This is an optimization exercise on Yosys and OpenROAD, whose aim is small area and a short achievable clock period, not a production implementation. Only simulation tests tie the RTL to the original design; equivalence was not proved.

--- design.v ---
module add_sub (in1,in2,out,OPMODE,cin,cout);
parameter FULLADDER="ON";
parameter WIDTH_2=18;
input OPMODE,cin;
input [WIDTH_2-1:0] in1,in2;
output reg [WIDTH_2-1:0] out;
output reg cout ;
generate
if (FULLADDER=="ON") begin
		always@(*) begin
	if(OPMODE)
	{cout,out}=in1-(in2+cin);
	else 
	{cout,out}=in1+in2+cin;
    end
end
	else if (FULLADDER=="OFF") begin
always@(*) begin
	if(OPMODE)
	out=in1-in2;
	else 
	out=in1+in2;
   end
end
endgenerate
endmodule 
module ff_and_mux (inp , clk, clk_enable , rst , out );
parameter ENable_ff = 1;
parameter SYN_OR_ASN = "SYNC" ;
parameter WIDTH = 18 ;
input [WIDTH -1 : 0] inp ;
input clk ,clk_enable, rst ;
output [WIDTH -1 : 0] out ;
reg [WIDTH-1 : 0] out_ff;
generate
	if (SYN_OR_ASN == "SYNC")begin
	always @(posedge clk ) begin
		if (rst) begin
			out_ff <= 0; 
		end
		else if (clk_enable) begin
			out_ff <= inp;
		end
	end
end
 else if (SYN_OR_ASN == "ASYNC")begin
 	always @(posedge clk or posedge rst) begin
 		if (rst) begin
 			out_ff <= 0;
 		end
 		else if (clk_enable) begin
 			out_ff <= inp ;
 		end
 	end
 end
endgenerate
assign out = (ENable_ff == 1)? out_ff : inp ;
endmodule
module project_dsp (A , B , C , D , BCIN , CARRYIN , M , P , CARRYOUT , CARRYOUTF , CLK , OPMODE , CEA , CEB , CEC , CECARRYIN , CED , CEM , CEOPMODE , CEP , RSTA , RSTB , RSTC , RSTCARRYIN , RSTD , RSTM , RSTOPMODE , RSTP , BCOUT , PCIN , PCOUT);
parameter A0REG = 0;
parameter A1REG = 1;
parameter B0REG = 0;
parameter B1REG = 1;
parameter CREG = 1;
parameter DREG = 1;
parameter MREG = 1;
parameter PREG = 1;
parameter CARRYINREG =1;
parameter CARRYOUTREG =1;
parameter OPMODEREG =1;
parameter CARRYINSEL = "OPMODE5" ;
parameter B_INPUT = "DIRECT" ;
parameter RSTTYPE = "SYNC" ;
input [17:0] A , B , D , BCIN ;
input [47:0] C , PCIN ;
input CARRYIN , CLK , CEA , CEB , CEC ,CECARRYIN , CED , CEM , CEOPMODE , CEP , RSTA , RSTB , RSTC , RSTCARRYIN , RSTD , RSTM , RSTOPMODE , RSTP  ;
output [35:0] M ;
output CARRYOUTF , CARRYOUT ; 
input [7:0] OPMODE ;
output [17:0] BCOUT  ;
output [47:0] PCOUT,P ;
wire [17:0] D_from_mux  , B0_from_mux , A0_from_mux , Pre_Add_Sub , Pre_Add_Sub_from_mux , A1_from_mux, B1_from_mux ;
wire [47:0] C_from_mux , concatenated , post_Add_Sub , P_from_mux ; 
wire[35:0] mult_out , mult_out_from_mux ;
reg [17:0] data_b;
wire CYI_from_mux , cout , CYO_from_mux;
reg carryin;
wire [7:0] OPMODE_from_mux;
reg [47:0] X_out ,  Z_out; 
ff_and_mux #(.ENable_ff(OPMODEREG) ,.SYN_OR_ASN(RSTTYPE) ,.WIDTH(8)) op (OPMODE ,CLK, CEOPMODE , RSTOPMODE , OPMODE_from_mux );
always @(*) begin
case (B_INPUT)
"DIRECT" : data_b = B ;
"CASCADE" : data_b = BCIN ;
default : data_b = 0;
endcase
end
ff_and_mux #(.ENable_ff(DREG) ,.SYN_OR_ASN(RSTTYPE) ,.WIDTH(18)) m1 (D ,CLK, CED , RSTD , D_from_mux );
ff_and_mux # (.ENable_ff(B0REG) ,.SYN_OR_ASN(RSTTYPE) ,.WIDTH(18)) m2 (data_b ,CLK, CEB , RSTB , B0_from_mux);
ff_and_mux # (.ENable_ff(A0REG) ,.SYN_OR_ASN(RSTTYPE) ,.WIDTH(18)) m3 (A ,CLK, CEA , RSTA , A0_from_mux);
ff_and_mux # (.ENable_ff(CREG) ,.SYN_OR_ASN(RSTTYPE) ,.WIDTH(48)) m4 (C ,CLK, CEC , RSTC ,C_from_mux);
 add_sub #(.WIDTH_2(18),.FULLADDER("OFF")) pre (D_from_mux , B0_from_mux , Pre_Add_Sub , OPMODE_from_mux[6]);
 assign Pre_Add_Sub_from_mux = (OPMODE_from_mux[4]) ? Pre_Add_Sub : B0_from_mux ;
ff_and_mux #(.ENable_ff(B1REG),.SYN_OR_ASN(RSTTYPE),.WIDTH(18)) m5 (Pre_Add_Sub_from_mux , CLK , CEB , RSTB ,B1_from_mux );
ff_and_mux # (.ENable_ff(A1REG) ,.SYN_OR_ASN(RSTTYPE) ,.WIDTH(18)) m6 (A0_from_mux ,CLK, CEA , RSTA , A1_from_mux);
 assign mult_out = A1_from_mux * B1_from_mux;
 assign concatenated = {D_from_mux[11:0] , A1_from_mux[17:0] , B1_from_mux[17:0]} ;
 assign BCOUT = B1_from_mux ;
ff_and_mux #(.ENable_ff(MREG),.SYN_OR_ASN(RSTTYPE),.WIDTH(36)) m7 (mult_out , CLK , CEM , RSTM , mult_out_from_mux);
assign  M = mult_out_from_mux ;
always @(*) begin
	case (CARRYINSEL)
     "CARRYIN" : carryin=CARRYIN;
     "OPMODE5" : carryin=OPMODE_from_mux[5];
     default : carryin=0;
	endcase
end
ff_and_mux # (.ENable_ff(CARRYINREG),.SYN_OR_ASN(RSTTYPE),.WIDTH(1)) m8 (carryin , CLK , CECARRYIN , RSTCARRYIN , CYI_from_mux);
always @(*) begin
    case (OPMODE_from_mux[1:0])
    2'b00 : X_out = 0;
    2'b01 : X_out = mult_out_from_mux ;
    2'b10 : X_out = PCOUT ;
    2'b11 : X_out = concatenated ;
    endcase
end
always @(*) begin
    case (OPMODE_from_mux[3:2])
    2'b00 : Z_out = 0;
    2'b01 : Z_out = PCIN ;
    2'b10 : Z_out = PCOUT ;
    2'b11 : Z_out = C_from_mux ;
    endcase
end
 add_sub #(.WIDTH_2(48),.FULLADDER("ON")) post (Z_out,X_out,post_Add_Sub,OPMODE_from_mux[7], CYI_from_mux , cout );
 ff_and_mux #(.ENable_ff(CARRYOUTREG),.SYN_OR_ASN(RSTTYPE),.WIDTH(1)) m9 (cout , CLK, CECARRYIN , RSTCARRYIN , CYO_from_mux  );
assign CARRYOUT = CYO_from_mux ;
assign CARRYOUTF = CYO_from_mux ;
 ff_and_mux #(.ENable_ff(PREG),.SYN_OR_ASN(RSTTYPE),.WIDTH(48)) m10 (post_Add_Sub , CLK, CEP , RSTP , P_from_mux );
assign PCOUT = P_from_mux;
assign P = P_from_mux;
endmodule
--- run.sh ---
#!/bin/bash
# synth_recipe.tcl (not shown) runs the flow's synth.tcl, then flattens the netlist and writes it again
# the make line also repeats each setting of config.mk as NAME=value (left out here)
make -C /OpenROAD-flow-scripts/flow DESIGN_CONFIG=/design/flow/config.mk WORK_HOME=/design/flow/orfs CLKGATE_MAP_FILE= SYNTH_SCRIPT=/design/flow/synth_recipe.tcl finish
--- config.mk ---
export PLATFORM = sky130hd
export DESIGN_NAME = project_dsp
export DESIGN_NICKNAME = project_dsp
export VERILOG_FILES = /design/flow/design.v
export SDC_FILE = /design/flow/constraint.sdc
export NUM_CORES = 4
export LEC_CHECK = 0
export CAP_MARGIN = 20
export CORE_MARGIN = 2
export CORE_UTILIZATION = 40
export SLEW_MARGIN = 20
--- constraint.sdc ---
create_clock -name core_clock -period 9.0 [get_ports {CLK}]
set_input_delay 1.8000 -clock core_clock [delete_from_list [all_inputs] [get_ports {CLK}]]
set_output_delay 1.8000 -clock core_clock [all_outputs]
set_load 0.01 [all_outputs]
Figure 1. Signal wires on met1.
Scale bar: 100 µm. Supply wires on this layer in gray.
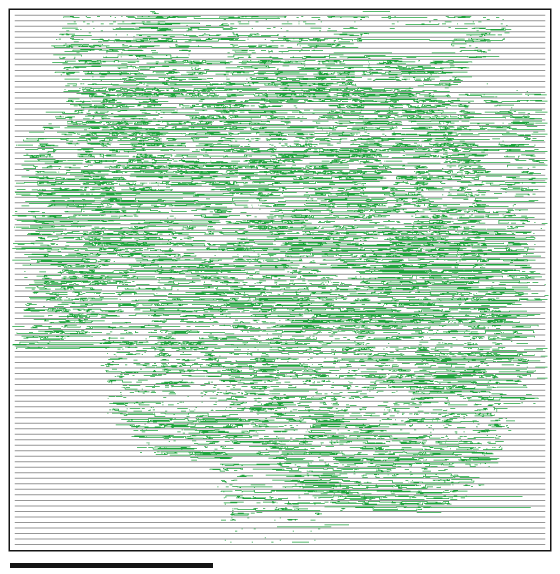
share of all routed wire: 46%
longest straight run: 88.8 µm
main direction: horizontal
met1 demand-to-capacity share in global routing: 0.343
total wirelength of the detailed-routed design: 88000 µm
via count: 23.7k

Figure 2. Met2 routing.
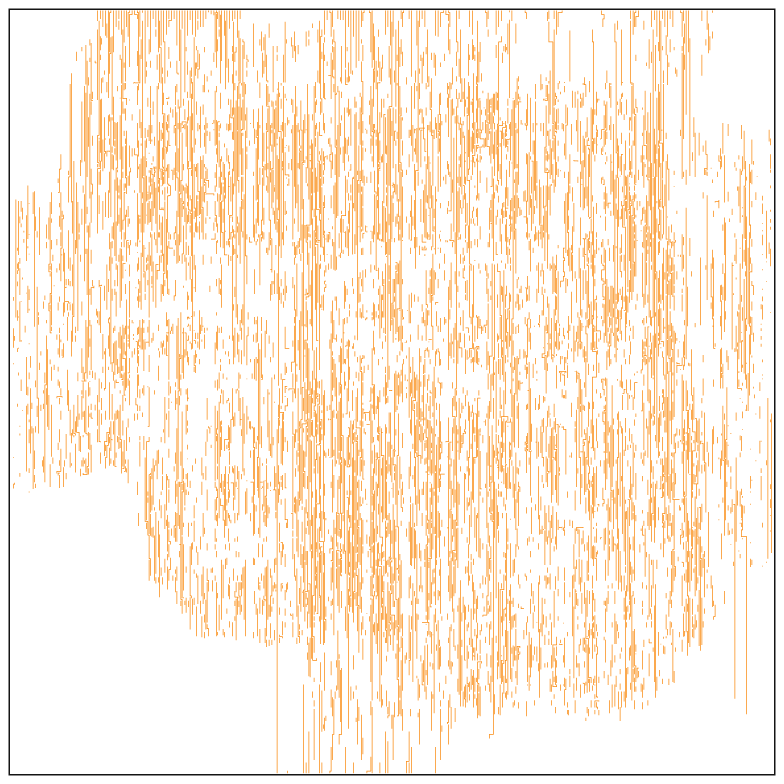
main direction: vertical
share of all routed wire: 44%
nets with wire on the layer: 3397
longest straight run: 120 µm
met2 demand-to-capacity share in global routing: 0.391

[worst paths after layout]
check | start | end | cells past startpoint
worst max register to register | m5.out_ff[8] | m7.out_ff[34] | 21
worst max-delay path | m5.out_ff[8] | m7.out_ff[34] | 21
worst min-delay path | m4.out_ff[19] | m4.out_ff[19] | 2
worst min register to register | m4.out_ff[19] | m4.out_ff[19] | 2
[cells by family (layout without fill, tap and decap cells)]
logic type,after synthesis,count (layout),share of synthesized area
mux,246,246,0.0935
compound gates,597,597,0.153
buf+inv,679,830,0.0999
simple gates,923,923,0.157
other cells,0,1,0
fa+ha+maj,528,528,0.311
xor+xnor,137,137,0.0436
flops,196,196,0.142
[flip-flops by register name (all words and copies together), names as in the netlist]
register and flops:
m1.out_ff 18, op.out_ff 8, m5.out_ff 18, m10.out_ff 48, m9.out_ff 1, m6.out_ff 18, m7.out_ff 36, m4.out_ff 48
m8.out_ff 1
[power breakdown]
group / total, µW / internal (µW) / switching (µW)
Combinational: 2010 / 890 / 1120
Sequential: 1100 / 944 / 158
Clock: 858 / 386 / 472
Total: 3970 / 2220 / 1750
==> out/metrics.cfg <==
[outcome]
status = finished clean

[worst_setup_path]
critical-path-max-stage-delay_ns = 1.09
crit_path_frequent_cell = fa_1
cp_max_fo = 21
timing.setup.critical_path_class = reg2reg
slowest_stage = dfxtp_1
worst_ep_arrival_time_ns = 7.54
timing.critical_path.from_type = flop
critPathRequiredTime_ns = 9.38
timing.critical_path.to_type = flop

[clocking]
ctsHoldBuffers = 0
root_buffer = clkbuf_16
worst_setup_hold_path_clk_slew_ns = 0.09
cts-buffers-inserted = 17
number_of_clock_sinks_seen_by_cts = 196

[final_layout]
post_layout_nonfiller_instances = 4340
buffers = 359
data_path_buffer_share_of_cell_area_in_the_final_layout = 0.110
inv_count = 439
largest_class = multi-input combinational cells
finalInstanceArea_um2 = 31700
fraction_of_final_layout_cells_sized_beyond_drive_strength_1 = 0.0599
layout.clock.cell_area_share = 0.0205
finalCoreUtilization = 0.464
clock_buffers = 17
multiInputGateArea_um2 = 20900
nFlopsAndLatches = 196
multi_input_gate_share_of_total_cell_area = 0.659
design.final.nets = 4166

[detailed_routing]
met2_length_um = 38700
met1_wirelength_um = 40100
route.detailed.wl_per_inst_um = 20.3
detailedRoute.firstPassIterationCount = 6
drt_iter0_drc = 1706

[place]
gp_congestion = 0.957
place_hpwl_um = 67800
placed_cells_incl_taps = 4307
buffer_ports.inserted = 326

[yosys]
leading_cell_types_by_total_area_after_synthesis = fa_1 (19%), dfxtp_1 (14%), ha_1 (12%)
count_of_mapped_cells_out_of_synthesis = 3306
synth_top_area_share = 0.190
ys_seq_elements = 196
synthDominantAreaCellType = fa_1
synthDistinctLibCells = 86
synthArstFlopShare = 0

[floorplan]
die_width_um = 266
boundaryPins = 346
core_area_um2 = 68300
die_h_um = 266

[timing]
max_freq_mhz = 140
relSlewSlack = 0.234
hold_slack_ns = 0.495
setup_total_negative_slack_ns = 0
period_needed_ns = 7.16
maxSlewViolCount = 0
clock-skew-final_ns = 0.0202
setup_viol = 0

[global_routing]
global_route_wire_length_before_repair_um = 136000
number_of_antenna_violations_at_the_first_check_in_global_routing = 3

[job]
maxCapViolCount = 0

## port drivers added, routing unchanged
The flow's constraints put no driver on any port. The routed layout listed below was extracted and timed again, unchanged, in two steps. Step 1 (the two cells are an assumption about what drives the block):
set clk [get_ports {CLK}]
set_driving_cell -lib_cell sky130_fd_sc_hd__clkbuf_16 $clk
set_driving_cell -lib_cell sky130_fd_sc_hd__buf_2 [delete_from_list [all_inputs] $clk]
Step 2 also shifts input and output timing later by t, the mid clock arrival at the registers, as if the neighbouring blocks saw the same clock. Three values: ideal, step 1, step 2; two values: the first two.
t (ns): 0.579
setup slack, ns: 1.840 / 1.840 / 1.840
slew at the worst register clock pin (ns): 0.10 / 0.10
worst slew at a driven data input, ns: 0.08
After both steps this run still meets setup and hold. The setup slack of this run moves by 0.000 ns with the drivers and by 0.000 ns with both steps.
